Background: an optimization exercise with open tools, aiming at small area. Do not read the settings as production practice.
In this exercise RTL edits were held to simulation tests only and were not proved equivalent to the original.
The series may have gaps, and a smaller design here may also do less where the tests do not look.
No activity file was given, so power comes from the tool's default toggle rates.

==> config.mk <==
export PLATFORM = sky130hd
export DESIGN_NAME = tw_dense_head
export DESIGN_NICKNAME = tw_dense_head
export VERILOG_FILES = /design/flow/design.v
export SDC_FILE = /design/flow/constraint.sdc
export NUM_CORES = 4
export LEC_CHECK = 0
export CAP_MARGIN = 20
export CORE_MARGIN = 2
export CORE_UTILIZATION = 45
export SLEW_MARGIN = 20
==> constraint.sdc <==
create_clock -name core_clock -period 10.0 [get_ports {clk}]
set_input_delay 2.0000 -clock core_clock [delete_from_list [all_inputs] [get_ports {clk}]]
set_output_delay 2.0000 -clock core_clock [all_outputs]
set_load 0.01 [all_outputs]
==> design.v <==
`timescale 1ns / 1ps
module pipelined_accumulator
#(
  parameter IN_BITWIDTH = 8,
  parameter OUT_BITWIDTH = 10,
  parameter LOG2_NO_IN = 0
) (
   input 					clk,
   input 					new_sum,
   input signed [LOG2_NO_IN:0][IN_BITWIDTH-1:0] data_in,
   output signed [OUT_BITWIDTH-1:0] 		data_out
);
localparam INCR_BW = ( IN_BITWIDTH < OUT_BITWIDTH ) ? IN_BITWIDTH + 1 : IN_BITWIDTH;
genvar i;
generate
if ( LOG2_NO_IN <= 0 ) begin : g_single
reg signed [OUT_BITWIDTH-1:0] data_out_reg;
wire signed [OUT_BITWIDTH-1:0] zero;
assign zero = 0;
assign data_out = data_out_reg;
always @( posedge clk ) begin
   if ( new_sum ) begin
      data_out_reg <= $signed( data_in[0] ) + zero;
   end else begin
      data_out_reg <= $signed( data_in[0] ) + $signed( data_out_reg );
   end
end
end else begin : g_tree
reg signed  [LOG2_NO_IN-1:0][INCR_BW-1:0] intermediate_results;
reg new_sum_reg;
for ( i = 0; i < ( 1 << LOG2_NO_IN ); i = i + 2  ) begin
   always @( posedge clk ) begin
      intermediate_results[i] <= $signed(data_in[i]) + $signed(data_in[i+1]);
   end
end
always @( posedge clk ) begin
   new_sum_reg <= new_sum;
end
pipelined_accumulator
  #(
    .IN_BITWIDTH( INCR_BW ),
    .OUT_BITWIDTH( OUT_BITWIDTH ),
    .LOG2_NO_IN( LOG2_NO_IN - 1 )
    ) summation
    (
     .clk( clk ),
     .new_sum( new_sum_reg ),
     .data_in( intermediate_results ),
     .data_out( data_out )
     );
end
endgenerate   
endmodule
`timescale 1ns / 1ps
module multiply_accumulate_fp
  #(
    parameter LOG2_NO_VECS = 0,
    parameter BW_IN = 16,
    parameter BW_OUT = 16,
    parameter BW_W = 2,
    parameter R_SHIFT = 0,
    parameter DEBUG_FLAG = 0,
    parameter USE_UNSIGNED_DATA = 0,
    parameter NUM_CYC = 32
) (
   input 				      clk,
   input 				      new_sum,
   input [(1 << LOG2_NO_VECS)-1:0][BW_IN-1:0] data_in,
   input [(1 << LOG2_NO_VECS)-1:0][BW_W-1:0]  w_vec,
   output [BW_OUT-1:0] 			      data_out
);
localparam BW_E = ( R_SHIFT > BW_W ) ? R_SHIFT : BW_W;
reg signed [(1 << LOG2_NO_VECS)-1:0][BW_E+BW_OUT-1:0] mult_res;
wire [BW_E+BW_OUT-1:0] shift_res;
assign data_out = shift_res[R_SHIFT+BW_OUT-1:R_SHIFT];
genvar i;
generate
for ( i = 0; i < 1 << LOG2_NO_VECS; i++ ) begin
always @( posedge clk ) begin
   if ( USE_UNSIGNED_DATA ) begin
      mult_res[i] <= $signed( w_vec[i]*data_in[i] );
   end else begin
      mult_res[i] <= $signed( w_vec[i] ) * $signed( data_in[i] );
   end
   if ( DEBUG_FLAG ) begin
      $display( "data_in[%x] = %x, w_vec = %x, mult_res[%x] = %x", i, data_in[i], w_vec, i, mult_res );
   end
end
end
endgenerate
reg new_sum_reg;
always @( posedge clk ) begin
   new_sum_reg <= new_sum;
   if ( DEBUG_FLAG ) begin
      $display( "new_sum = %x, shift_res = %x", new_sum_reg, shift_res );
   end
end
pipelined_accumulator
#(
  .IN_BITWIDTH(BW_E + BW_OUT),
  .OUT_BITWIDTH(BW_E + BW_OUT),
  .LOG2_NO_IN(LOG2_NO_VECS)
) accum (
   .clk(clk),
   .new_sum( new_sum_reg ),
   .data_in(mult_res),
   .data_out(shift_res)
);
endmodule
`timescale 1ns / 1ps
module dense_layer_fp
#(
  parameter INPUT_SIZE = 4,
  parameter NUM_CYC = 512,
  parameter BW_IN = 16,
  parameter BW_OUT = 16,
  parameter BW_W = 16,
  parameter R_SHIFT = 0,
  parameter USE_UNSIGNED_DATA = 0,
  parameter DEBUG_FLAG = 0,
  parameter OUTPUT_SIZE = 128
) (
   input 					clk,
   input 					rst,
   input 					vld_in,
   input [OUTPUT_SIZE-1:0][INPUT_SIZE*BW_W-1:0] w_vec,
   input [INPUT_SIZE-1:0][BW_IN-1:0] 		data_in,
   output 					vld_out,
   output [OUTPUT_SIZE-1:0][BW_OUT-1:0] 	data_out
);
   localparam LOG2_NO_VECS = $clog2( INPUT_SIZE );
   localparam LOG2_CYC = $clog2( NUM_CYC );
   reg [OUTPUT_SIZE-1:0][BW_OUT-1:0] 		res_out;
   reg [LOG2_CYC-1:0] cntr;
   reg [LOG2_NO_VECS+2:0] vld_sr;
   assign vld_out = vld_sr[LOG2_NO_VECS+2];
   assign data_out = res_out;
   always @( posedge clk ) begin
      if ( DEBUG_FLAG ) begin
	 $display( "vld_in = %x, data_in = %x, w_vec = %x", vld_in, data_in, w_vec );
	 $display( "vld_out = %x, data_out = %x", vld_out, data_out );
      end
      if ( rst ) begin
	 cntr <= 0;
	 vld_sr <= 0;
      end else begin
	 if ( vld_in ) begin
	    cntr <= cntr + 1;
	 end
	 vld_sr <= { vld_sr[LOG2_NO_VECS+1:0], cntr == NUM_CYC - 1 };
      end
   end
   genvar i;
   generate
      for ( i = 0; i < OUTPUT_SIZE; i++ ) begin
	 wire [BW_OUT-1:0] tmp_out;
	 wire [INPUT_SIZE*BW_W-1:0] w_or_zero;
	 assign w_or_zero = vld_in ? w_vec[i] : 0;
	 multiply_accumulate_fp
	   #(
	     .LOG2_NO_VECS( LOG2_NO_VECS ),
	     .BW_IN(BW_IN),
	     .BW_OUT(BW_OUT),
	     .BW_W(BW_W),
	     .R_SHIFT(R_SHIFT),
	     .NUM_CYC( NUM_CYC ),
	     .USE_UNSIGNED_DATA( USE_UNSIGNED_DATA ),
	     .DEBUG_FLAG( DEBUG_FLAG & i == 0 )
	     ) mac (
		.clk(clk),
		.new_sum(cntr == 0 ),
		.w_vec( w_or_zero ),
		.data_in( data_in ),
		.data_out( tmp_out )
		);
	 always @( posedge clk ) begin
	    res_out[i] <= tmp_out;
	 end
      end
   endgenerate
endmodule
`timescale 1ns / 1ps
module bn_relu_fp
#(
  parameter NO_CH = 10,
  parameter BW_IN = 12,
  parameter BW_OUT = 12,
  parameter BW_A = 12,
  parameter BW_B = 12,
  parameter R_SHIFT = 6,
  parameter MAXVAL = -1,
  parameter DEBUG = 0
) (
   input 			  clk,
   input 			  rst,
   input 			  vld_in,
   input [NO_CH-1:0][BW_IN-1:0]   data_in,
   input [NO_CH-1:0][BW_A-1:0] 	  a,
   input [NO_CH-1:0][BW_B-1:0] 	  b,
   output 			  vld_out,
   output [NO_CH-1:0][BW_OUT-1:0] data_out
);
   reg [3:0] 		      vld_sr;
   localparam BITS_MAX = ( R_SHIFT > BW_A ) ? R_SHIFT : BW_A;
   assign vld_out = vld_sr[3];
   always @( posedge clk ) begin
      if ( rst ) begin
	 vld_sr <= 0;
      end else begin
	 vld_sr <= { vld_sr[2:0], vld_in };
      end
   end
   genvar 		      i;
   generate
      for ( i = 0; i < NO_CH; i++ ) begin
	 reg signed [BW_IN+BITS_MAX-1:0] mult_i, bias_i;
	 reg signed [BW_OUT-1:0] shift_i, relu_i;
	 reg 			 set_max, set_zero;
	 assign data_out[i] = relu_i;
	 always @( posedge clk ) begin
	    if ( DEBUG ) begin
	       $display( "vld_in = %x, data_in[%x] = %x, a[%x] = %x, b[%x] = %x, mult_i = %x, bias_i = %x, shift_i = %x, relu_i = %x",
			 vld_in, i, data_in[i], i, a[i], i, b[i], mult_i, bias_i, shift_i, relu_i );
	    end
	    mult_i <= $signed( a[i] ) * $signed( data_in[i] );
	    bias_i <= $signed(mult_i) + $signed(b[i]);
	    set_zero <= $signed( bias_i ) < 0;
	    set_max <= $signed( bias_i[BW_IN+BITS_MAX-1:R_SHIFT] ) > MAXVAL;
	    shift_i <= bias_i[BW_OUT+R_SHIFT-1:R_SHIFT];
	    if ( set_zero ) begin
	       relu_i <= 0;
	    end else if ( MAXVAL > 0 & set_max ) begin
	       relu_i <= MAXVAL;
	    end else begin
	       relu_i <= shift_i;
	    end
	 end
      end
   endgenerate
endmodule
`timescale 1ns / 1ps
module to_serial
#(
  parameter NO_CH = 10,
  parameter BW_IN = 8,
  parameter BW_OUT = 2
  )(
    input 			   clk,
    input 			   rst,
    input 			   vld_in,
    input [NO_CH-1:0][BW_IN-1:0]   data_in,
    output 			   vld_out,
    output [NO_CH-1:0][BW_OUT-1:0] data_out
    );
   localparam NO_CYC = ( BW_IN + BW_OUT - 1 ) / BW_OUT;
   reg [NO_CH-1:0][BW_IN-1:0] 	   tmp_in;
   reg [NO_CYC-1:0] 		   vld_sr;
   assign vld_out = vld_sr[0];
   always @( posedge clk ) begin
      if ( rst ) begin
	 vld_sr <= 0;
      end else begin
	 if ( vld_in ) begin
	    vld_sr <= ( 1 << NO_CYC ) - 1;
	 end else begin
	    vld_sr <= ( vld_sr >> 1 );
	 end
      end
   end
   genvar 			   i;
   generate
      for ( i = 0; i < NO_CH; i++ ) begin
	 assign data_out[i] = tmp_in[i][BW_OUT-1:0];
	 always @( posedge clk ) begin
	    if ( vld_in ) begin
	       tmp_in[i] <= data_in[i];
	    end else begin
	       tmp_in[i][BW_IN-1-BW_OUT:0] <= tmp_in[i][BW_IN-1:BW_OUT];
	    end
	 end
      end
   endgenerate
endmodule
`timescale 1ns / 1ps
module tw_dense_head
#(
  parameter BW = 16
) (
input clk,
input rst,
input vld_in,
input [BW-1:0] data_in,
output vld_out,
output [3:0][BW-1:0] data_out
);
localparam D2_CYC = 128;
localparam D2_CH = 32;
localparam D2_BW_W = 2;
localparam D2_SHIFT = 0;
localparam BND2_CH = 32;
localparam BND2_BW_A = 7;
localparam BND2_BW_B = 16;
localparam BND2_RSHIFT = 8;
localparam BND2_MAXVAL = -1;
localparam D3_CYC = 32;
localparam D3_CH = 4;
localparam D3_BW_W = 16;
localparam D3_SHIFT = 6;
localparam [BND2_CH*BND2_BW_A-1:0] BND2_A = 224'h30cd09e52a509d5480e1a3a750a242bd89a4ab0f9c3694f963ab94a8;
localparam [BND2_CH*BND2_BW_B-1:0] BND2_B = 512'hd56bfe79f04f01110134ef2ff224229f36490923e75d2f5af0a8f0ba06fa3766240f2359260e16712620f8a34966071e1fd01d18d7b5de8631690e1139a501fd;
localparam [D2_CYC*D2_CH*D2_BW_W-1:0] D2_W = {
  64'hd7ff0031fc01737c,
  64'h50dfc71cc5f70033,
  64'h407f544433451cdf,
  64'hc5041771030355d4,
  64'h5d30cc3570d55c05,
  64'h07401fcd0c3d0431,
  64'h4531510150d4f7c3,
  64'h733f3fd141c4705d,
  64'hd0c10c74570170cc,
  64'h7c40f5dd1f73f57f,
  64'h41141773d3cf0444,
  64'h0107c33ff4c3dffc,
  64'hc354cdd04d7d17f5,
  64'h7531703301fcc443,
  64'h7dd3df37c0f71cd3,
  64'hff533ffcccf103f5,
  64'hc7c41d34cddcf74c,
  64'h141c55df0cdcc455,
  64'h55d33f4d5c0f11d5,
  64'h0d4701d45f45c1ff,
  64'h03014c53477007f4,
  64'hc55f7ff534f05503,
  64'h4f1cc74c40047d04,
  64'h70f7f3150fd01400,
  64'h0143c7d4045770c4,
  64'h05f0c403177f0f75,
  64'h5070cdc0cfd3c0d4,
  64'hdd11737d1f07dff0,
  64'h51d4f3303dff013f,
  64'h0543c4ddf50d3373,
  64'hff315c15071731d3,
  64'h44454131107c7c0f,
  64'h0c4137c1f01ff5d1,
  64'hf0331044010d3c5c,
  64'h431fdf43c13cf531,
  64'h531357c45cfc0d11,
  64'h45d73047751dc55f,
  64'h04c15d5f30ccd543,
  64'h1f00f01100d405d3,
  64'h0500437f74300c01,
  64'h0540075fd0dd7335,
  64'h3344f374c05131c5,
  64'h01fd71dffc1777c3,
  64'hc0cc05d04d40d71c,
  64'h4c1c150c00415fd3,
  64'h3377d5571dc04df5,
  64'h5111557351505dd0,
  64'hc1354dd7511115d3,
  64'h51c50f0003f4d15c,
  64'h301430f5cc7000d0,
  64'h5fc0314f74fc45d0,
  64'h43cc045704c1c500,
  64'h4f511004cfc0010c,
  64'h07cdd144f3f0f1f0,
  64'h300343505715f045,
  64'h4444f7df14d051f7,
  64'hcf3d4d40543ff1dc,
  64'h31d010751f131f04,
  64'hdc531444773f7050,
  64'h51f417f4d40f0d0c,
  64'h44310415f074cd0c,
  64'h373df7d7fc444cc3,
  64'h5f0f003fc71c3c51,
  64'hdf477c5dcf07fc11,
  64'h4dd0c337007dff1d,
  64'h05c5077007370750,
  64'h50df137513cf4741,
  64'h4f0d745f43dcd003,
  64'h0f4711503d5cd0c3,
  64'hdcd41cdfc0fd774c,
  64'h3cd10f773111f51c,
  64'h7fcf1fdc40030001,
  64'h541dc7cf4fd43c7f,
  64'h37cc3fdcfc3c4c17,
  64'h50c01400704c3055,
  64'hc550000ff4d77151,
  64'h457cf01c0070ccc1,
  64'h51c50450437cff71,
  64'h7c70dcf4d035c30c,
  64'h40cf0c133001d3f1,
  64'hd314c47044575cd7,
  64'hf0dc1547057507fd,
  64'hc33f30071030fd03,
  64'h31f1371c0fd5c15c,
  64'h0d107fd3fdd00cf5,
  64'h0311f77c5f537d04,
  64'h1ff77ff1c555474c,
  64'h77dd1354ff03d10f,
  64'h07471517c10d53df,
  64'hf75fd45f310c70fd,
  64'hd50410c0d3753174,
  64'h05d3370f1f3f35fd,
  64'h7f35357df13dd54d,
  64'hcc07c1f33c0d54ff,
  64'h757c00f0ffcfdc3d,
  64'hd1c7c5f3f1771700,
  64'h0403f301331d0131,
  64'h54c77300c4ccd413,
  64'hd153cd5100d00037,
  64'hdd37f10744fd071c,
  64'h404d7c77344f45f5,
  64'h3450cf4ccd15070f,
  64'h33577c357cd50737,
  64'h5413c554730ccc00,
  64'h07c01f1714d3fc51,
  64'h4c3c313c50c54f14,
  64'h374710175f5f4551,
  64'h1705f557d1d51434,
  64'hd444fcccd1c0dc4f,
  64'h4d705dff071f5ccf,
  64'h1c353cd1010cf5cc,
  64'hcc44c700103cc1f4,
  64'h33fccd13fd50443c,
  64'h35c0310d444f4017,
  64'h03d5075cc15d0105,
  64'h0415d4dd5344177d,
  64'h7175473ff3ccf4f3,
  64'hc07ff554ffd4f134,
  64'h0d5413cf354c45fd,
  64'hd1d0114477d3f53c,
  64'hf45f44504f4f004c,
  64'h41cd43f5d103c4df,
  64'h3c77104f0d7d4534,
  64'hf03c34f3dc5ccdc4,
  64'h777307d0fc70051f,
  64'h0f4ddcfcd43ff7f3,
  64'h337f1fc54dfcfd4d,
  64'h5dfd7f3d740d47fc
};
localparam [D3_CYC*D3_CH*D3_BW_W-1:0] D3_W = {
  64'h0001000cfff3fff5,
  64'h0004fff7fffd0000,
  64'h000b0005fff30004,
  64'h0005000cfff2fff1,
  64'h00020004fffc0010,
  64'h00070000fff7fff2,
  64'hfff9fff9fffc0008,
  64'hfff2000b0001ffef,
  64'h0006000a00120003,
  64'h000efffb0001000f,
  64'h000bfffe0002fff1,
  64'h0001fff4000c0010,
  64'h0004fff9ffff0001,
  64'h000efffd00040005,
  64'h000bffeffffffffd,
  64'h00040000000dfffb,
  64'h000c00080010fffd,
  64'hfffffff30007fff7,
  64'h0000fffe0003fff7,
  64'hfff4fffc0000000e,
  64'hfff10000000e0008,
  64'h0005fffffff30006,
  64'hfff400090005fff7,
  64'hfff1fffcfff8000c,
  64'h0002ffec0002000e,
  64'hfff60005fffc000b,
  64'hfff5000200060015,
  64'h000dfffb00050004,
  64'h0008fff500000000,
  64'h0008fffb000bfffb,
  64'h000e000d0002fff0,
  64'h0010fffcffeffffa
};
   localparam D2_IN_SIZE = 1;
   localparam D3_IN_SIZE = 1;
   localparam BND2_BW_OUT = BW;
   localparam BND1_BW_OUT = BW;
   localparam BND2_BW_IN = BW;
   reg [$clog2(D2_CYC)-1:0] d2_cntr;
   reg [$clog2(D3_CYC)-1:0] d3_cntr;
   wire [D2_CH-1:0][D2_IN_SIZE*D2_BW_W-1:0] dw_2;
   wire [D3_CH-1:0][D3_IN_SIZE*D3_BW_W-1:0] dw_3;
   assign dw_2 = D2_W[d2_cntr*D2_CH*D2_BW_W +: D2_CH*D2_BW_W];
   assign dw_3 = D3_W[d3_cntr*D3_CH*D3_BW_W +: D3_CH*D3_BW_W];
   wire [BND2_CH-1:0][BND2_BW_A-1:0] bnd2_a = BND2_A;
   wire [BND2_CH-1:0][BND2_BW_B-1:0] bnd2_b = BND2_B;
   wire [D2_CH-1:0][BW-1:0]   d2_out;
   wire 		      d2_vld;
   wire [BND2_CH-1:0][BW-1:0] bnd2_out;
   wire 		      bnd2_vld;
   wire 		      tsd2_vld;
   wire [D3_IN_SIZE*BW-1:0]   tsd2_out;
   wire [D3_CH-1:0][BW-1:0]   d3_out;
   wire 		      d3_vld;
   always @( posedge clk ) begin
      if ( rst ) begin
	 d2_cntr <= 0;
	 d3_cntr <= 0;
      end else begin
	 if ( vld_in ) begin
	    if ( d2_cntr == D2_CYC - 1 ) begin
	       d2_cntr <= 0;
	    end else begin
	       d2_cntr <= d2_cntr + 1;
	    end
	 end
	 if ( tsd2_vld ) begin
	    if ( d3_cntr == D3_CYC - 1 ) begin
	       d3_cntr <= 0;
	    end else begin
	       d3_cntr <= d3_cntr + 1;
	    end
	 end
      end
   end
   assign vld_out = d3_vld;
   assign data_out = d3_out;
dense_layer_fp
#(
  .INPUT_SIZE(D2_IN_SIZE),
  .NUM_CYC( D2_CYC ),
  .BW_IN(BND1_BW_OUT),
  .BW_OUT(BND2_BW_IN),
  .BW_W(D2_BW_W),
  .R_SHIFT(D2_SHIFT),
  .OUTPUT_SIZE(D2_CH)
) d2 (
.clk(clk),
.rst(rst),
.vld_in(vld_in),
.data_in(data_in),
.w_vec( dw_2 ),
.vld_out(d2_vld),
.data_out(d2_out)
);
bn_relu_fp
#(
  .NO_CH(BND2_CH),
  .BW_IN(BW),
  .BW_OUT(BW),
  .BW_A(BND2_BW_A),
  .BW_B(BND2_BW_B),
  .R_SHIFT(BND2_RSHIFT),
  .MAXVAL(BND2_MAXVAL)
) bn_relu_d2 (
.clk(clk),
.rst(rst),
.vld_in(d2_vld),
.data_in(d2_out),
.a(bnd2_a),
.b(bnd2_b),
.vld_out(bnd2_vld),
.data_out(bnd2_out)
);
to_serial
#(
  .NO_CH(1),
  .BW_IN(D2_CH*BW),
  .BW_OUT(D3_IN_SIZE*BW)
  ) tsd2 (
.clk(clk),
.rst(rst),
.vld_in(bnd2_vld),
.data_in(bnd2_out),
.vld_out(tsd2_vld),
.data_out(tsd2_out)
);
dense_layer_fp
#(
  .INPUT_SIZE(D3_IN_SIZE),
  .NUM_CYC( D3_CYC ),
  .BW_IN(BND2_BW_OUT),
  .BW_OUT(BW),
  .BW_W(D3_BW_W),
  .R_SHIFT(D3_SHIFT),
  .DEBUG_FLAG( 0 ),
  .OUTPUT_SIZE(D3_CH)
) d3 (
.clk(clk),
.rst(rst),
.vld_in(tsd2_vld),
.data_in(tsd2_out),
.w_vec( dw_3 ),
.vld_out(d3_vld),
.data_out(d3_out)
);
endmodule
==> run.sh <==
#!/bin/bash
# synth_recipe.tcl (not shown) runs the flow's synth.tcl, then flattens the netlist and writes it again
# the make line also repeats each setting of config.mk as NAME=value (left out here)
make -C /OpenROAD-flow-scripts/flow DESIGN_CONFIG=/design/flow/config.mk WORK_HOME=/design/flow/orfs CLKGATE_MAP_FILE= SYNTH_SCRIPT=/design/flow/synth_recipe.tcl finish
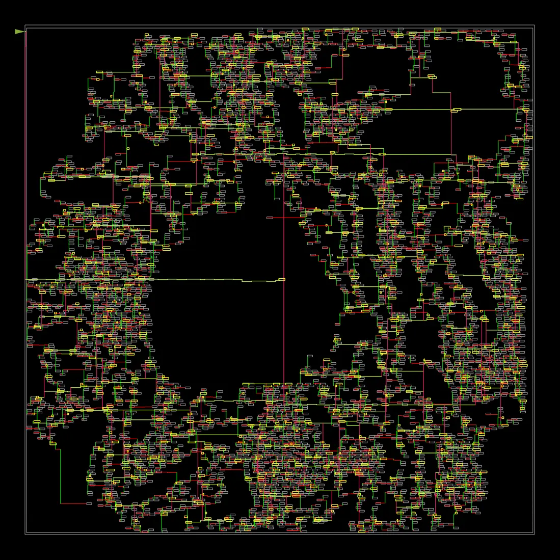
**Above:** run 1 (clock nets).
Inserted Clock Buffers: 474
Skew-Pair Late Insertion Delay: 1.12 ns

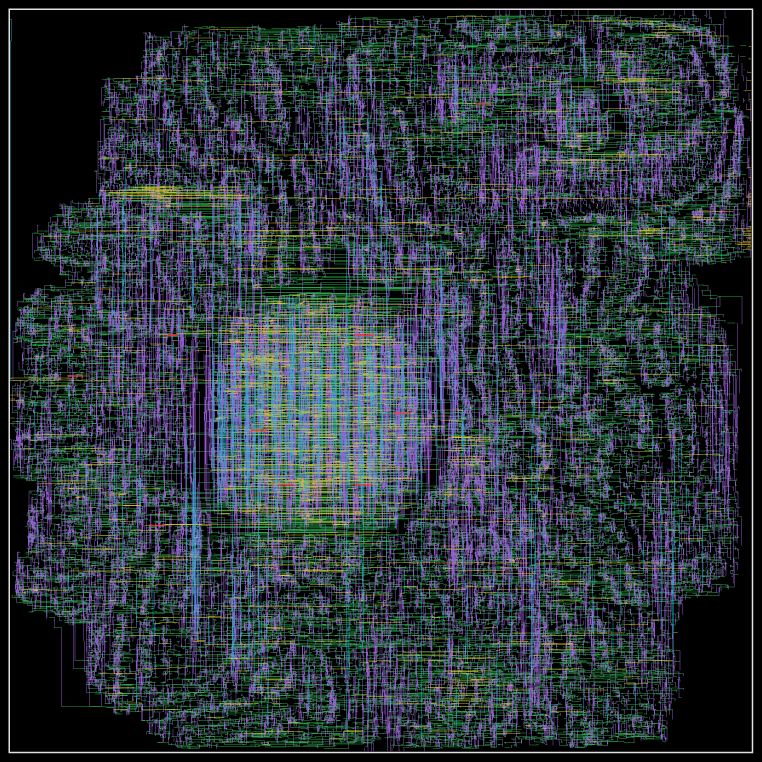
**Above:** run 1 (signal wires by layer).
Scale: 1 px per um.
Key: green = metal 1 [wire length 294 mm]; yellow = metal 3 [wire length 31.7 mm]; cyan = metal 4 [wire length 26.0 mm]; purple = metal 2 [wire length 284 mm]; red = metal 5 [wire length 129 um]
via count: 170187
gr usage total: 22.8%
DR WL/cell: 19.5 um
final wirelength: 635000 um

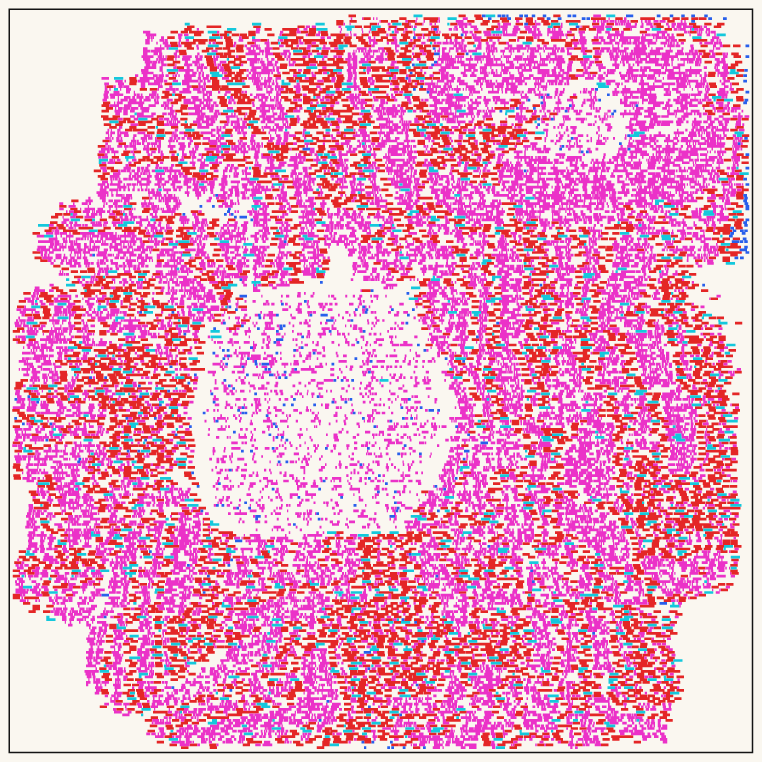
**Above:** run 1 (cell classes on the final placement).
Scale: 1 px per um.
Key: magenta = combinational and other logic [cells 19628, share of their area 58%]; blue = other buffers and delay cells [cells 360, share of their area 1.2%]; red = flops [cells 4545, share of their area 35%]; cyan = clock drivers and dummy loads [cells 876, share of their area 6.4%]
Final Core Density: 50.1%
Seq/total area: 33.6%
Core ar.: 541000 um2
FP Rows: 270

## run 1: power groups by stage
stage	Sequential [uW]	Clock [uW]	Combinational [uW]
floorplan	27800	0	37900
global route	29700	19800	53300
detailed placement	29400	0	46200
finish	28900	18600	46300
global placement	29300	0	45400
CTS	29100	19100	46700
## run 1: worst reg2reg max path, delay by kind of cell, from the launching register on
family	cells	cell delay [ns]
DFF	1	0.30
buffers and inverters	7	1.16
adders and majority gates	8	3.88
AOI/OAI and AO/OA	6	1.77
and+or+nand+nor	6	1.00
xor gates and xnor gates	1	0.17
## run 1: worst max path at each step
stage / endpoint / slack, ns / depth (start not counted)
after floorplan: d3.genblk1[0].mac.mult_res[21] / 2.44 / 26
after global placement: d3.genblk1[0].mac.mult_res[21] / 1.47 / 28
after detailed placement: d3.genblk1[0].mac.mult_res[21] / 1.67 / 28
after CTS: d3.genblk1[0].mac.mult_res[21] / 1.63 / 28
after global routing: d3.genblk1[0].mac.mult_res[21] / 1.01 / 29
final: d3.genblk1[0].mac.mult_res[21] / 1.62 / 28
==> impl_metrics.toml, run 1 <==
[run_status]
status = "complete, no violations"

[sta]
whs_ns = 0.183
period_share_pct = 83.8
tns_ns = 0
worst_pin_slew_ns = 1.29
fmax_mhz = 119
fin_ws_ns = 1.62
skew_ns = 0.146
hold_viol_final = 0
finalSetupViolations = 0
max_slew_margin_pct = 13.6
rsz0062_at_grt = "no"

[floorplanning]
die-height_um = 742
chipWidth_um = 742
n_tap_cell = 7208
start_util_pct = 45.2
io_pins = 84
die_area_um2 = 550000

[yosys]
ys_seq_area_share_pct = 37.2
synth.avg_cell_area_um2 = 9.84
syn_area_um2 = 245000
ys_ff_latch = 4545
synthMuxAreaShare_pct = 2.88
ys.flop_type = "dfxtp_1"
synth_most_common_cell = "dfxtp_1"
synth_top_area_share_pct = 37.0
synth_edf_count = 16
synth_xor_area_share_pct = 6.73
synth_area_leaders = "dfxtp_1, ha_1, fa_1"
synthAdderAreaFrac_pct = 24.5
yosysTopAreaCell = "dfxtp_1"
syn_inst = 24882
synth_top_family_by_area = "adder cells"
synth_common_cells = "dfxtp_1, ha_1, inv_1"
yosys.area_share.simple_pct = 12.6

[layout]
seq_cell_count = 4545
syn2layout_area_growth_pct = 10.8
largest_cell_class = "multi-input combinational cells"
multi_input_comb_cells = 17195
n_all_inverters = 2433
design_area_um2 = 271000
drive_gt1_share_pct = 7.33
final_cell_mix = "dfxtp_1, ha_1, inv_1"
fin_nets = 29147
area.sequential_um2 = 91200
layout.nonclk_buf_share_pct = 1.12
num_antenna_cells = 22
multi_input_area_um2 = 142000
clk_share_pct = 6.22
mostFrequentLayoutCell = "dfxtp_1"
fin_cells = 32639

[detailed_routing]
met2_wirelength_um = 284000
wl_met1_um = 294000
drtIter0Drc = 9749
avgViaCountPerCell = 5.21
dr.pass1.iters = 6
wl_met3_um = 31700
drc = 0
top_layer_used = "met5"

[global_routing]
grt_pass1_wl_um = 981000
grt_max_degree = 204
grt-ovfl-total = 0
grt_pass1_vias = 168692
grt.busiest_layer = "met2"
antenna_found_initial = 56
grt_use_met1_pct = 30.7

[critical_path]
cpMostUsedCell = "fa_1"
cp-end-kind = "flip-flop"
cp.buffers_inverters = 7
r2r_setup_slack_ns = 1.62
required_ns = 10.90
rr_worst_depth = 28
worstReg2RegEnd = "d3.genblk1[0].mac.mult_res[21]"
critPathKind = "reg -> reg"
cp-start-kind = "flip-flop"
slowest_stage = "a2111oi_0"
slowest_delay_ns = 0.65
worstPathArrival_ns = 9.29
path_max_fanout = 18
critical_path.top_delay_family = "adder cells"
setup.worst_path.start = "d3_cntr[1]"

[min_path]
min_to = "bn_relu_d2.genblk1[26].shift_i[9]"
hp-class = "reg -> reg"
min_path_cells = 0
hold_start = "bn_relu_d2.genblk1[26].bias_i[17]"

[pwr]
combPwrFrac_pct = 49.4
p_leak_uw = 0.127
p_sw_share_pct = 38.4
p_int_uw = 57800
p_sw_uw = 36000
powerDensity_nw_per_um2 = 346
pwr-share-clk_pct = 19.8
finalPower_uw = 93800
vdd_drop_max_mv = 0.523

[clock_network]
cts-hold-fix-buffers = 0
post_cts_buffers = 0
cts_max_path_buffers = 4
cts.repair.resized = 0
root_buffer = "clkbuf_16"
cts_tree = "done"
path_clk_slew_ns = 0.07
clock_sinks = 4545

[placed_design]
gp_congestion = 1.05
pre_cts_ws_ns = 1.67
dpl_cell_area_um2 = 254000
io_buffers = 83
==> run 2: changes to the inputs <==
--- a/design.v
+++ b/design.v
@@ -474,115 +474,201 @@
 };
-   localparam D2_IN_SIZE = 1;
-   localparam D3_IN_SIZE = 1;
-   localparam BND2_BW_OUT = BW;
-   localparam BND1_BW_OUT = BW;
-   localparam BND2_BW_IN = BW;
-   reg [$clog2(D2_CYC)-1:0] d2_cntr;
-   reg [$clog2(D3_CYC)-1:0] d3_cntr;
-   wire [D2_CH-1:0][D2_IN_SIZE*D2_BW_W-1:0] dw_2;
-   wire [D3_CH-1:0][D3_IN_SIZE*D3_BW_W-1:0] dw_3;
-   assign dw_2 = D2_W[d2_cntr*D2_CH*D2_BW_W +: D2_CH*D2_BW_W];
-   assign dw_3 = D3_W[d3_cntr*D3_CH*D3_BW_W +: D3_CH*D3_BW_W];
-   wire [BND2_CH-1:0][BND2_BW_A-1:0] bnd2_a = BND2_A;
-   wire [BND2_CH-1:0][BND2_BW_B-1:0] bnd2_b = BND2_B;
-   wire [D2_CH-1:0][BW-1:0]   d2_out;
-   wire 		      d2_vld;
-   wire [BND2_CH-1:0][BW-1:0] bnd2_out;
-   wire 		      bnd2_vld;
-   wire 		      tsd2_vld;
-   wire [D3_IN_SIZE*BW-1:0]   tsd2_out;
-   wire [D3_CH-1:0][BW-1:0]   d3_out;
-   wire 		      d3_vld;
+   function automatic integer unit_of( input integer q );
+      unit_of = ( 4*(q%8) + q/8 + 1 ) % 32;
+   endfunction
+   function automatic [32*6-1:0] mk_a();
+      integer q, c;
+      for ( q = 0; q < 32; q++ ) begin
+         c = unit_of( q );
+         mk_a[q*6 +: 6] = BND2_A[c*BND2_BW_A +: 6];
+      end
+   endfunction
+   function automatic [32*22-1:0] mk_bp();
+      integer q, c, a, b, bp;
+      for ( q = 0; q < 32; q++ ) begin
+         c = unit_of( q );
+         a = $signed( BND2_A[c*BND2_BW_A +: BND2_BW_A] );
+         b = $signed( BND2_B[c*BND2_BW_B +: BND2_BW_B] );
+         bp = b - 32768*a;
+         mk_bp[q*22 +: 22] = bp[21:0];
+      end
+   endfunction
+   function automatic [128*6-1:0] mk_w3();
+      integer q, c, k, w;
+      for ( q = 0; q < 32; q++ ) begin
+         c = unit_of( q );
+         for ( k = 0; k < 4; k++ ) begin
+            w = $signed( D3_W[( c*D3_CH + k )*D3_BW_W +: D3_BW_W] );
+            mk_w3[( q*4 + k )*6 +: 6] = ( w < 0 ) ? { 1'b1, 5'(-w) } : { 1'b0, 5'(w) };
+         end
+      end
+   endfunction
+   localparam [32*6-1:0]  TA  = mk_a();
+   localparam [32*22-1:0] TBP = mk_bp();
+   localparam [128*6-1:0] TW3 = mk_w3();
+   reg [6:0]  cnt;
+   reg [15:0] xr;
+   reg [D2_CH*D2_BW_W-1:0] wrow;
+   reg        vr;
+   reg        start;    
+   reg        last;     
+   reg        done;     
+   always @( posedge clk ) begin
+      if ( rst ) cnt <= 0;
+      else if ( vld_in ) cnt <= cnt + 1'b1;
+      xr <= data_in;
+      wrow <= D2_W[cnt*D2_CH*D2_BW_W +: D2_CH*D2_BW_W];
+      vr <= vld_in & ~rst;
+      start <= ( cnt == 0 );
+      last <= ( cnt == D2_CYC - 1 );
+      done <= ~rst & vr & last;
+   end
+   reg [15:0] acc [0:D2_CH-1];
+   genvar i;
+   generate
+      for ( i = 0; i < D2_CH; i++ ) begin : g_acc
+         wire        wp = wrow[2*i] & ~wrow[2*i+1];
+         wire        wn = wrow[2*i+1];
+         wire [15:0] op = ( {16{wp}} & xr ) | ( {16{wn}} & ~xr );
+         wire [15:0] a = start ? 16'd0 : acc[i];
+         wire [15:0] sum;
+         rca #( .W( 16 ) ) add ( .a( a ), .b( op ), .ci( wn ), .s( sum ) );
+         always @( posedge clk ) acc[i] <= sum;
+      end
+   endgenerate
+   reg [15:0] snap [0:D2_CH-1];
+   generate
+      for ( i = 0; i < D2_CH; i++ ) begin : g_snap
+         always @( posedge clk ) snap[i] <= done ? acc[i] : snap[(i+1)%D2_CH];
+      end
+   endgenerate
+   reg [6:0] bm;
+   reg       busy;
    always @( posedge clk ) begin
       if ( rst ) begin
-	 d2_cntr <= 0;
-	 d3_cntr <= 0;
+         busy <= 0;
+         bm <= 0;
+      end else if ( done ) begin
+         busy <= 1;
+         bm <= 0;
       end else begin
-	 if ( vld_in ) begin
-	    if ( d2_cntr == D2_CYC - 1 ) begin
-	       d2_cntr <= 0;
-	    end else begin
-	       d2_cntr <= d2_cntr + 1;
-	    end
-	 end
-	 if ( tsd2_vld ) begin
-	    if ( d3_cntr == D3_CYC - 1 ) begin
-	       d3_cntr <= 0;
-	    end else begin
-	       d3_cntr <= d3_cntr + 1;
-	    end
-	 end
-      end
-   end
-   assign vld_out = d3_vld;
-   assign data_out = d3_out;
-dense_layer_fp
-#(
-  .INPUT_SIZE(D2_IN_SIZE),
-  .NUM_CYC( D2_CYC ),
-  .BW_IN(BND1_BW_OUT),
-  .BW_OUT(BND2_BW_IN),
-  .BW_W(D2_BW_W),
-  .R_SHIFT(D2_SHIFT),
-  .OUTPUT_SIZE(D2_CH)
-) d2 (
-.clk(clk),
-.rst(rst),
-.vld_in(vld_in),
-.data_in(data_in),
-.w_vec( dw_2 ),
-.vld_out(d2_vld),
-.data_out(d2_out)
-);
-bn_relu_fp
-#(
-  .NO_CH(BND2_CH),
-  .BW_IN(BW),
-  .BW_OUT(BW),
-  .BW_A(BND2_BW_A),
-  .BW_B(BND2_BW_B),
-  .R_SHIFT(BND2_RSHIFT),
-  .MAXVAL(BND2_MAXVAL)
-) bn_relu_d2 (
-.clk(clk),
-.rst(rst),
-.vld_in(d2_vld),
-.data_in(d2_out),
-.a(bnd2_a),
-.b(bnd2_b),
-.vld_out(bnd2_vld),
-.data_out(bnd2_out)
-);
-to_serial
-#(
-  .NO_CH(1),
-  .BW_IN(D2_CH*BW),
-  .BW_OUT(D3_IN_SIZE*BW)
-  ) tsd2 (
-.clk(clk),
-.rst(rst),
-.vld_in(bnd2_vld),
-.data_in(bnd2_out),
-.vld_out(tsd2_vld),
-.data_out(tsd2_out)
+         bm <= bm + 1'b1;
+         if ( bm == 7'd125 ) busy <= 0;
+      end
+   end
+   wire       ph0 = busy & ( bm[1:0] == 2'b00 );
+   wire       ph1 = busy & ( bm[1:0] == 2'b01 );
+   wire [4:0] q   = bm[6:2];
+   wire [1:0] g   = bm[6:5];
+   reg  [15:0] h0, h1;
+   always @* begin
+      case ( g )
+        2'd0: begin h0 = snap[1]; h1 = snap[0]; end
+        2'd1: begin h0 = snap[2]; h1 = snap[1]; end
+        2'd2: begin h0 = snap[3]; h1 = snap[2]; end
+        default: begin h0 = snap[4]; h1 = snap[3]; end
+      endcase
+   end
+   wire [7:0]  hsel = bm[0] ? ( h1[15:8] ^ 8'h80 ) : h0[7:0];
+   wire [5:0]  a_q  = TA[q*6 +: 6];
+   wire [21:0] bp_q = TBP[q*22 +: 22];
+   wire [13:0] k_q  = bm[0] ? bp_q[21:8] : { 6'd0, bp_q[7:0] };
+   reg  [5:0]  vv;
+   wire [13:0] vg   = bm[0] ? { 8'd0, vv } : 14'd0;
+   wire [13:0] t8;
+   csa_sum #( .N( 8 ), .W( 14 ) ) amul (
+      .ops( { { 6'd0, {8{a_q[0]}} & hsel      },
+              { 5'd0, {8{a_q[1]}} & hsel, 1'b0 },
+              { 4'd0, {8{a_q[2]}} & hsel, 2'b0 },
+              { 3'd0, {8{a_q[3]}} & hsel, 3'b0 },
+              { 2'd0, {8{a_q[4]}} & hsel, 4'b0 },
+              { 1'd0, {8{a_q[5]}} & hsel, 5'b0 },
+              k_q, vg } ),
+      .sum( t8 ) );
+   reg [12:0] y;
+   reg [4:0]  yq;       
+   reg        yv;       
+   reg [1:0]  kph;      
+   always @( posedge clk ) begin
+      if ( ph0 ) vv <= t8[13:8];
+      if ( ph1 ) begin
+         y <= t8[13] ? 13'd0 : t8[12:0];
+         yq <= q;
+      end
+      if ( rst ) yv <= 0;
+      else if ( ph1 ) yv <= 1;
+      else if ( kph == 2'd3 ) yv <= 0;
+      kph <= ph1 ? 2'd0 : kph + 1'b1;
+   end
+   reg  [5:0]  w3;
+   wire [4:0]  yq_nx  = ph1 ? q : yq;
+   wire [1:0]  kph_nx = ph1 ? 2'd0 : kph + 1'b1;
+   always @( posedge clk ) w3 <= TW3[( yq_nx*4 + kph_nx )*6 +: 6];
+   wire [4:0]  wm = w3[4:0] & {5{yv}};
+   wire [17:0] p;
+   csa_sum #( .N( 5 ), .W( 18 ) ) wmul (
+      .ops( { { 5'd0, {13{wm[0]}} & y       },
+              { 4'd0, {13{wm[1]}} & y, 1'b0 },
+              { 3'd0, {13{wm[2]}} & y, 2'b0 },
+              { 2'd0, {13{wm[3]}} & y, 3'b0 },
+              { 1'd0, {13{wm[4]}} & y, 4'b0 } } ),
+      .sum( p ) );
+   reg  [17:0] pr;
+   reg         pneg, pfirst, plast;
+   always @( posedge clk ) begin
+      pr <= p;
+      pneg <= w3[5] & yv;
+      pfirst <= yv & ( yq == 5'd0 );
+      plast <= ~rst & yv & ( kph == 2'd3 ) & ( yq == 5'd31 );
+   end
+   reg  [21:0] r [0:3];
+   wire [21:0] rsum;
+   rca #( .W( 22 ) ) racc ( .a( pfirst ? 22'd0 : r[0] ), .b( { 4'd0, pr } ^ {22{pneg}} ), .ci( pneg ), .s( rsum ) );
+   reg         vo;
+   always @( posedge clk ) begin
+      r[0] <= r[1];
+      r[1] <= r[2];
+      r[2] <= r[3];
+      r[3] <= rsum;
+      vo <= ~rst & plast;
+   end
+   assign vld_out = vo;
+   assign data_out = { r[3][21:6], r[2][21:6], r[1][21:6], r[0][21:6] };
+endmodule
+module rca #( parameter W = 8 ) (
+   input  [W-1:0] a,
+   input  [W-1:0] b,
+   input          ci,
+   output [W-1:0] s
 );
-dense_layer_fp
-#(
-  .INPUT_SIZE(D3_IN_SIZE),
-  .NUM_CYC( D3_CYC ),
-  .BW_IN(BND2_BW_OUT),
-  .BW_OUT(BW),
-  .BW_W(D3_BW_W),
-  .R_SHIFT(D3_SHIFT),
-  .DEBUG_FLAG( 0 ),
-  .OUTPUT_SIZE(D3_CH)
-) d3 (
-.clk(clk),
-.rst(rst),
-.vld_in(tsd2_vld),
-.data_in(tsd2_out),
-.w_vec( dw_3 ),
-.vld_out(d3_vld),
-.data_out(d3_out)
+   wire [W:0] c;
+   assign c[0] = ci;
+   genvar j;
+   generate
+      for ( j = 0; j < W; j++ ) begin : g_fa
+         assign s[j] = a[j] ^ b[j] ^ c[j];
+         assign c[j+1] = ( a[j] & b[j] ) | ( c[j] & ( a[j] ^ b[j] ) );
+      end
+   endgenerate
+endmodule
+module csa_sum #( parameter N = 3, parameter W = 8 ) (
+   input  [N*W-1:0] ops,
+   output [W-1:0]   sum
 );
+   wire [W-1:0] s [1:N-1];
+   wire [W-1:0] c [1:N-1];
+   assign s[1] = ops[0 +: W];
+   assign c[1] = ops[W +: W];
+   genvar k, j;
+   generate
+      for ( k = 2; k < N; k++ ) begin : g_row
+         wire [W-1:0] o = ops[k*W +: W];
+         wire [W-1:0] cc;
+         for ( j = 0; j < W; j++ ) begin : g_fa
+            assign s[k][j] = s[k-1][j] ^ c[k-1][j] ^ o[j];
+            assign cc[j] = ( s[k-1][j] & c[k-1][j] ) | ( o[j] & ( s[k-1][j] ^ c[k-1][j] ) );
+         end
+         assign c[k] = { cc[W-2:0], 1'b0 };
+      end
+   endgenerate
+   rca #( .W( W ) ) fin ( .a( s[N-1] ), .b( c[N-1] ), .ci( 1'b0 ), .s( sum ) );
 endmodule
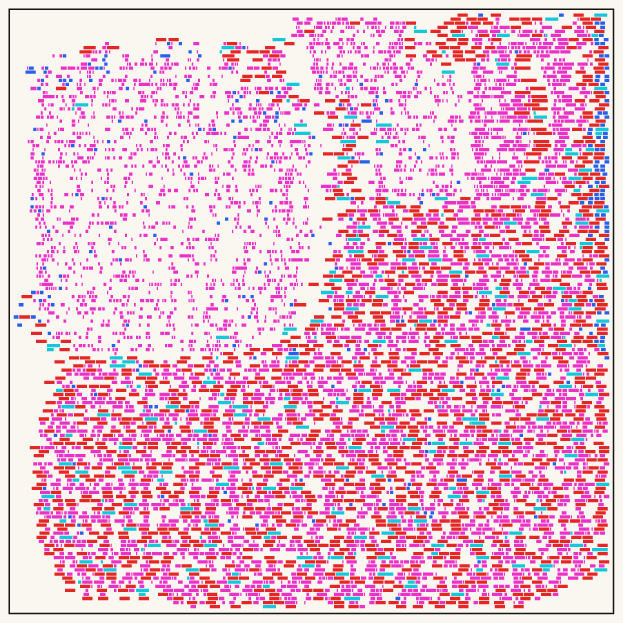
**Above:** run 2 (cell classes on the final placement).
Scale: 1.5 px per um.
Key: red = flops [cells 1266, share of their area 34%]; cyan = clock drivers and dummy loads [cells 258, share of their area 6.4%]; blue = other buffers and delay cells [cells 274, share of their area 3.1%]; magenta = combinational and other logic [cells 4985, share of their area 57%]
Finished Cell Area: 78200 um2
Final Core Density: 49.6%
Core ar.: 158000 um2

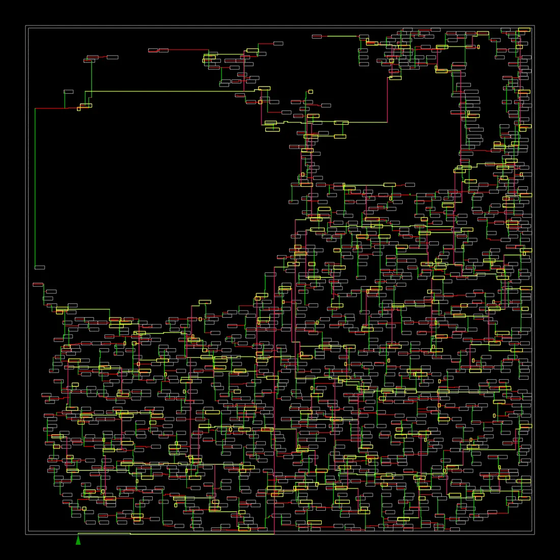
**Above:** run 2 (clock nets).
sequential cell count: 1266
# clk buffers: 211
Inserted Clock Buffers: 143
Clk. pwr: 5380 uW

==> impl_metrics.toml, run 2 <==
[critical_path]
critPathKind = "reg -> reg"
slowest_delay_ns = 0.52
slowest_stage = "fa_1"
cp-end-kind = "flip-flop"
path_max_fanout = 10
cp-start-kind = "flip-flop"
worstPathArrival_ns = 9.56
required_ns = 10.53

[floorplanning]
die_area_um2 = 161000
rows = 146
die-height_um = 402
chipWidth_um = 402
start_util_pct = 45.1
io_pins = 84

[sta]
worst_pin_slew_ns = 1.35
hold_viol_final = 0
rsz0062_at_grt = "no"
fmax_mhz = 111
finalSetupViolations = 0
tns_ns = 0
max_slew_margin_pct = 9.41
period_share_pct = 90.3

[clock_network]
root_buffer = "clkbuf_16"
clkLatencyLatePin_ns = 0.79
path_clk_slew_ns = 0.06
cts.repair.resized = 0
cts_tree = "done"
clock_sinks = 1266
cts_max_path_buffers = 3
cts-hold-fix-buffers = 0

[yosys]
yosysTopAreaCell = "dfxtp_1"
synth_xor_area_share_pct = 1.28
synth_top_family_by_area = "adder cells"
synthMuxAreaShare_pct = 16.7
synth_area_leaders = "dfxtp_1, fa_1, mux2_2"
synth_common_cells = "dfxtp_1, inv_1, fa_1"
syn_inst = 6921
synth_most_common_cell = "dfxtp_1"
syn_area_um2 = 71200
ys.flop_type = "dfxtp_1"
yosys.area_share.simple_pct = 11.0
ys_seq_area_share_pct = 35.8
synth_top_area_share_pct = 35.0
ys_ff_latch = 1266

[pwr]
vdd_drop_max_mv = 0.172
powerDensity_nw_per_um2 = 210
combPwrFrac_pct = 25.1
p_seq_uw = 6940
pwr-share-clk_pct = 32.7
power.group.top = "sequential cells"
p_sw_share_pct = 31.9
powerComb_uw = 4120
p_int_uw = 11200

[layout]
fin_cells = 8865
clk_share_pct = 6.23
final_cell_mix = "dfxtp_1, inv_1, fa_1"
area.sequential_um2 = 25600
mostFrequentLayoutCell = "dfxtp_1"
n_all_inverters = 609
largest_cell_class = "multi-input combinational cells"
multi_input_comb_cells = 4376
sh_seq_area_pct = 32.7
multi_input_area_um2 = 40500

[detailed_routing]
drc = 0
dr.pass1.iters = 6
avgViaCountPerCell = 5.74
drtIter0Drc = 4982
vias = 50901

[run_status]
status = "complete, no violations"

[min_path]
hp-class = "reg -> reg"

[placed_design]
pre_cts_ws_ns = 0.909
gp_congestion = 1.04
io_buffers = 83

[global_routing]
grt_pass1_wl_um = 362000
antenna_found_initial = 20
grt_max_degree = 179
grt_pass1_vias = 52206
track_usage_pct = 30.2
grt-ovfl-total = 0
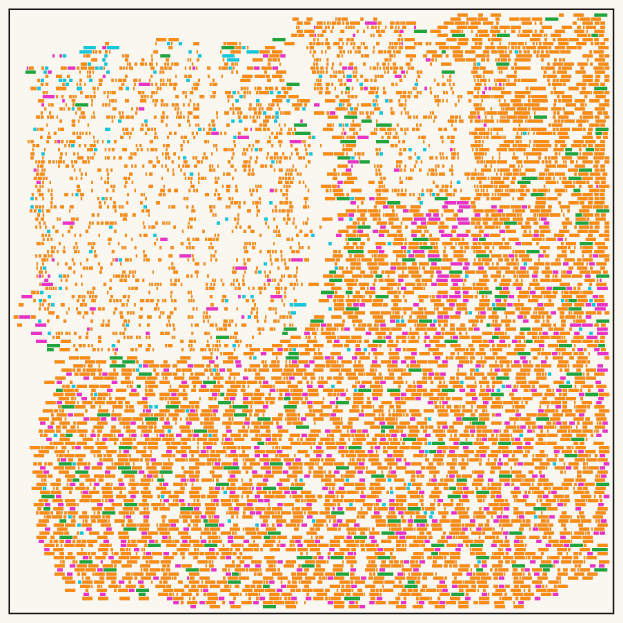
**Above:** run 2 (drive-strength map).
Scale: 1.5 px per um.
Key: green = _6 and larger [cells 209]; magenta = _2 cells [cells 662]; orange = _0 and _1 cells [cells 5714]; cyan = _3 and _4 cells [cells 198]
number of signal-net buffers in the layout: 274
area grow syn2layout: 9.79%
final worst slack: 0.974 ns

[run 2: layer usage]
metal | GRT usage (%) | share of wire (%)
met1 | 42.0 | 44
met2 | 44.1 | 42
met3 | 6.42 | 7.9
met4 | 15.7 | 5.8
met5 | 0 | 0.051
[run 2: worst max-delay path, delay by kind of cell (launching register included)]
family          cells  cell delay [ns]
fa+ha+maj          18             6.67
buf+inv             6             0.65
compound gates      3             0.50
xor+xnor            3             0.43
flops               1             0.33
mux                 1             0.14
simple gates        1             0.05
[run 2: through the flow]
step                utilization [%]  area, um2
floorplan                         -      71200
global placement               46.4      73300
detailed placement             46.4      73300
CTS                            49.5      78200
global route                   49.5      78200
finish                         49.6      78200
[run 2: cells by family after synthesis]
kind of cell             Yosys count
buffers and inverters           1279
multiplexers                    1086
AND/OR/NAND/NOR                 1468
adder cells (fa/ha/maj)          699
XOR/XNOR                         104
flip-flops                      1266
AO/OA/AOI/OAI                   1019
[run 2: worst paths after layout]
kind	slack (ns)	start	cells after the start	end
worst max register to register	0.97	bm[3]	32	y[12]
worst min-delay path	0.32	r[2][3]	0	r[1][3]
worst min register to register	0.32	r[2][3]	0	r[1][3]
worst max-delay path	0.97	bm[3]	32	y[12]
**Run 2: signal wires by layer**

Scale: 1 px per um.
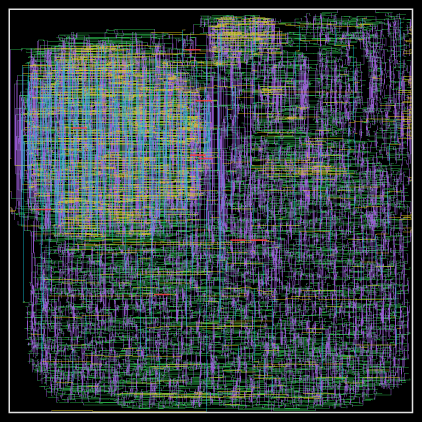

==> run 3: changes to the inputs <==
--- a/design.v
+++ b/design.v
@@ -504,2 +504,8 @@
    endfunction
+   function automatic [15:0] nneg( input integer u );
+      integer c;
+      nneg = 0;
+      for ( c = 0; c < D2_CYC; c++ )
+         if ( D2_W[( c*D2_CH + u )*D2_BW_W +: D2_BW_W] == 2'b11 ) nneg = nneg + 1;
+   endfunction
    localparam [32*6-1:0]  TA  = mk_a();
@@ -528,8 +534,9 @@
       for ( i = 0; i < D2_CH; i++ ) begin : g_acc
-         wire        wp = wrow[2*i] & ~wrow[2*i+1];
-         wire        wn = wrow[2*i+1];
-         wire [15:0] op = ( {16{wp}} & xr ) | ( {16{wn}} & ~xr );
-         wire [15:0] a = start ? 16'd0 : acc[i];
+         localparam [15:0] NNEG = nneg( i );
+         wire        cp = ~( wrow[2*i] & wrow[2*i+1] );    
+         wire        cn = ~( wrow[2*i] & ~wrow[2*i+1] );   
+         wire [15:0] op = ~( ( {16{cp}} | xr ) & ( {16{cn}} | ~xr ) );
+         wire [15:0] a = start ? NNEG : acc[i];
          wire [15:0] sum;
-         rca #( .W( 16 ) ) add ( .a( a ), .b( op ), .ci( wn ), .s( sum ) );
+         rca #( .W( 16 ) ) add ( .a( a ), .b( op ), .ci( 1'b0 ), .s( sum ) );
          always @( posedge clk ) acc[i] <= sum;
@@ -540,3 +547,3 @@
       for ( i = 0; i < D2_CH; i++ ) begin : g_snap
-         always @( posedge clk ) snap[i] <= done ? acc[i] : snap[(i+1)%D2_CH];
+         always @( posedge clk ) snap[i] <= done ? ~acc[i] : ~snap[(i+1)%D2_CH];
       end
@@ -570,3 +577,3 @@
    end
-   wire [7:0]  hsel = bm[0] ? ( h1[15:8] ^ 8'h80 ) : h0[7:0];
+   wire [7:0]  hsel = bm[0] ? ( h1[15:8] ^ 8'h80 ) : ~h0[7:0];
    wire [5:0]  a_q  = TA[q*6 +: 6];
--- a/config.mk
+++ b/config.mk
@@ -7,2 +7,3 @@
 export LEC_CHECK = 0
+export ABC_AREA = 1
 export CAP_MARGIN = 20
@@ -10,2 +11,3 @@
 export CORE_UTILIZATION = 45
+export CTS_BUF_LIST = sky130_fd_sc_hd__clkbuf_8
 export SLEW_MARGIN = 20
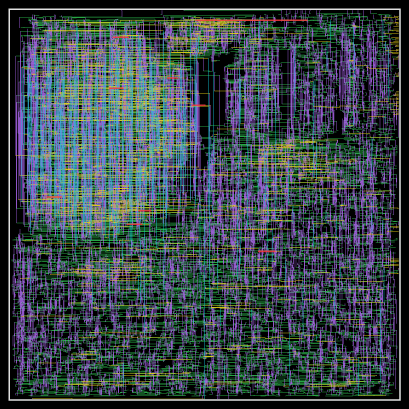
**Above:** run 3 (signal wires by layer).
Scale: 1 px per um.
Key: yellow = metal 3 [wire length 18900 um]; green = metal 1 [wire length 107 mm]; cyan = metal 4 [wire length 15700 um]; purple = metal 2 [wire length 105 mm]; red = metal 5 [wire length 213 um]
DR WL/cell: 24.8 um
final wirelength: 247000 um
via count: 54237
gr usage total: 32.5%

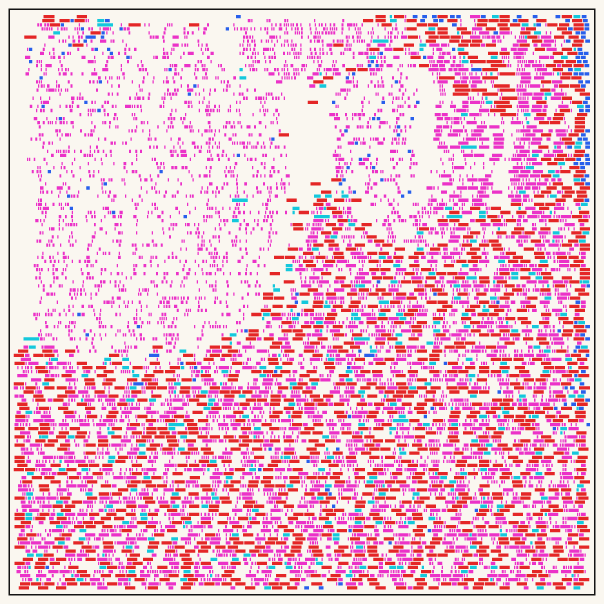
**Above:** run 3 (cell classes on the final placement).
Scale: 1.5 px per um.
Key: blue = other buffers and delay cells [cells 196, share of their area 2.5%]; magenta = combinational and other logic [cells 6177, share of their area 55%]; red = flops [cells 1266, share of their area 36%]; cyan = clock drivers and dummy loads [cells 378, share of their area 6.2%]
Finished Cell Area: 73100 um2
FP Rows: 141
Core ar.: 147000 um2
Final Core Density: 49.6%
Seq/total area: 35.0%

==> impl_metrics.toml, run 3 <==
[run_status]
status = "complete, no violations"

[clock_network]
clkLatencyLatePin_ns = 0.97
cts-hold-fix-buffers = 0
clock_sinks = 1266
post_cts_buffers = 0
cts_tree = "done"
cts_made_buffers = 209
cts_max_path_buffers = 3

[critical_path]
critPathKind = "reg -> reg"
cp.buffers_inverters = 8
slowest_delay_ns = 0.52
r2r_setup_slack_ns = 0.89
setup.worst_path.start = "bm[2]"
required_ns = 10.67
path_max_fanout = 14
worstReg2RegEnd = "y[12]"
worstPathArrival_ns = 9.78
cp-end-kind = "flip-flop"
critical_path.top_delay_family = "adder cells"
cpMostUsedCell = "fa_1"
rr_worst_depth = 38
reg2reg_from = "bm[2]"

[global_routing]
grt_pass1_vias = 54200
grt.busiest_layer = "met2"
grt_use_met1_pct = 43.6
use_met3_pct = 6.79
grt-ovfl-total = 0
met2_usage_pct = 48.4
antenna_found_initial = 19
grt_pass1_wl_um = 363000

[sta]
period_share_pct = 91.1
fmax_mhz = 110
whs_ns = 0.326
tns_ns = 0
hold_viol_final = 0
rsz0062_at_grt = "no"
finalSetupViolations = 0
skew_ns = 0.0915
max_slew_margin_pct = 13.0
worst_pin_slew_ns = 1.30

[yosys]
synthMuxAreaShare_pct = 6.01
ys_seq_area_share_pct = 38.2
synth_xor_area_share_pct = 1.23
ys.flop_type = "dfxtp_1"
syn_inst = 7957
ys_ff_latch = 1266
synthAdderAreaFrac_pct = 19.2
synth_most_common_cell = "nand2_1"
synth_common_cells = "nand2_1, dfxtp_1, inv_1"
synth_top_family_by_area = "adder cells"
synth_area_leaders = "dfxtp_1, fa_1, nand2_1"
yosysTopAreaCell = "dfxtp_1"
synth_compound_area_share_pct = 9.78
yosys.area_share.simple_pct = 16.1
synth_edf_count = 19
synth.avg_cell_area_um2 = 8.40

[floorplanning]
start_util_pct = 45.3
io_pins = 84
die_area_um2 = 152000
chipWidth_um = 389

[layout]
final_cell_mix = "nand2_1, dfxtp_1, inv_1"
drive_gt1_share_pct = 6.19
fin_nets = 8560
mostFrequentLayoutCell = "nand2_1"
fin_cells = 9955

[min_path]
hold_start = "r[3][4]"
min_path_cells = 0

[detailed_routing]
drc = 0
wl_met1_um = 107000
top_layer_used = "met5"
dr.pass1.iters = 6

[placed_design]
io_buffers = 83
dpl_cell_area_um2 = 68700
pre_cts_ws_ns = 0.889
gp_congestion = 1.11

[pwr]
p_leak_uw = 0.0336
finalPower_uw = 17000
vdd_drop_max_mv = 0.142
powerDensity_nw_per_um2 = 233
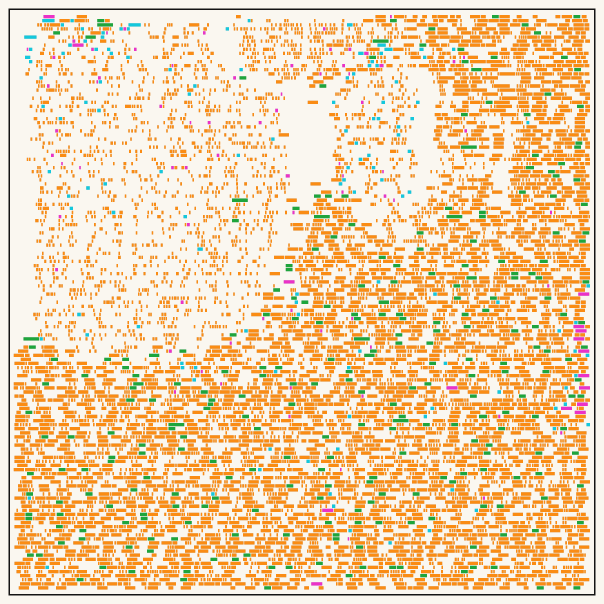
**Above:** run 3 (drive-strength map).
Scale: 1.5 px per um.
Key: green = _6 and larger [cells 281]; orange = _0 and _1 cells [cells 7521]; cyan = _3 and _4 cells [cells 127]; magenta = _2 cells [cells 88]
area grow syn2layout: 9.43%
number of signal-net buffers in the layout: 196
final worst slack: 0.894 ns

## run 3: area by class of cell
type,instances,area [um2],share of cell area (%)
Antenna cell,8,20.0,0.0274
Clock buffer,257,3540,4.84
Clock inverter,121,873,1.19
Inverter,1040,3920,5.36
Multi-Input combinational cell,5137,35000,47.9
Sequential cell,1266,25600,35.0
Tap cell,1930,2410,3.30
Timing Repair Buffer,196,1740,2.38
## run 3: how the worst max path moves through the flow
stage,to,slack [ns],cells after the start
2_1_floorplan,y[10],1.14,38
3_3_place_gp,y[12],0.77,38
3_5_place_dp,y[3],0.89,38
4_1_cts,y[12],0.81,38
5_1_grt,y[8],0.33,38
6_report,y[12],0.89,38
## run 3: cell families after synthesis
| logic type | after synthesis |
|---|---|
| buffers and inverters | 1554 |
| and+or+nand+nor | 2727 |
| AOI/OAI and AO/OA | 1224 |
| xor gates and xnor gates | 94 |
| DFF | 1266 |
| adders and majority gates | 691 |
| muxes | 401 |
## run 3: power by group
group | switching [uW] | internal [uW] | total, uW
registers | 578 | 6440 | 7020
logic | 3260 | 2030 | 5290
clock network | 2210 | 2480 | 4700
total | 6050 | 11000 | 17000

[what the ideal ports hide]
The flow's constraints put no driver on any port. The routed layouts listed below were extracted and timed again, unchanged, in two steps. Step 1 assumes that a clkbuf_16 drives the clock port and a buf_2 every other input. Step 2 adds t to the input delays and takes it off the output delays; t is the mean of the earliest and latest rising clock arrival at the registers after step 1. Input paths then give back, and output paths get back, about the clock's delay inside the block. Three values: ideal ports, drivers, drivers and shift; two values: the first two.
run | shift t [ns] | slack for setup (ns) | clock arrival spread, ns | worst register clock-pin slew, ns
run 1 | 1.171 | 1.616 / 1.616 / 1.616 | 0.147 / 0.147 | 0.07 / 0.07
run 2 | 0.851 | 0.974 / 0.974 / 0.974 | 0.044 / 0.044 | 0.07 / 0.07
run 3 | 0.990 | 0.894 / 0.894 / 0.894 | 0.094 / 0.094 | 0.07 / 0.07
After both steps every run listed still meets setup and hold.
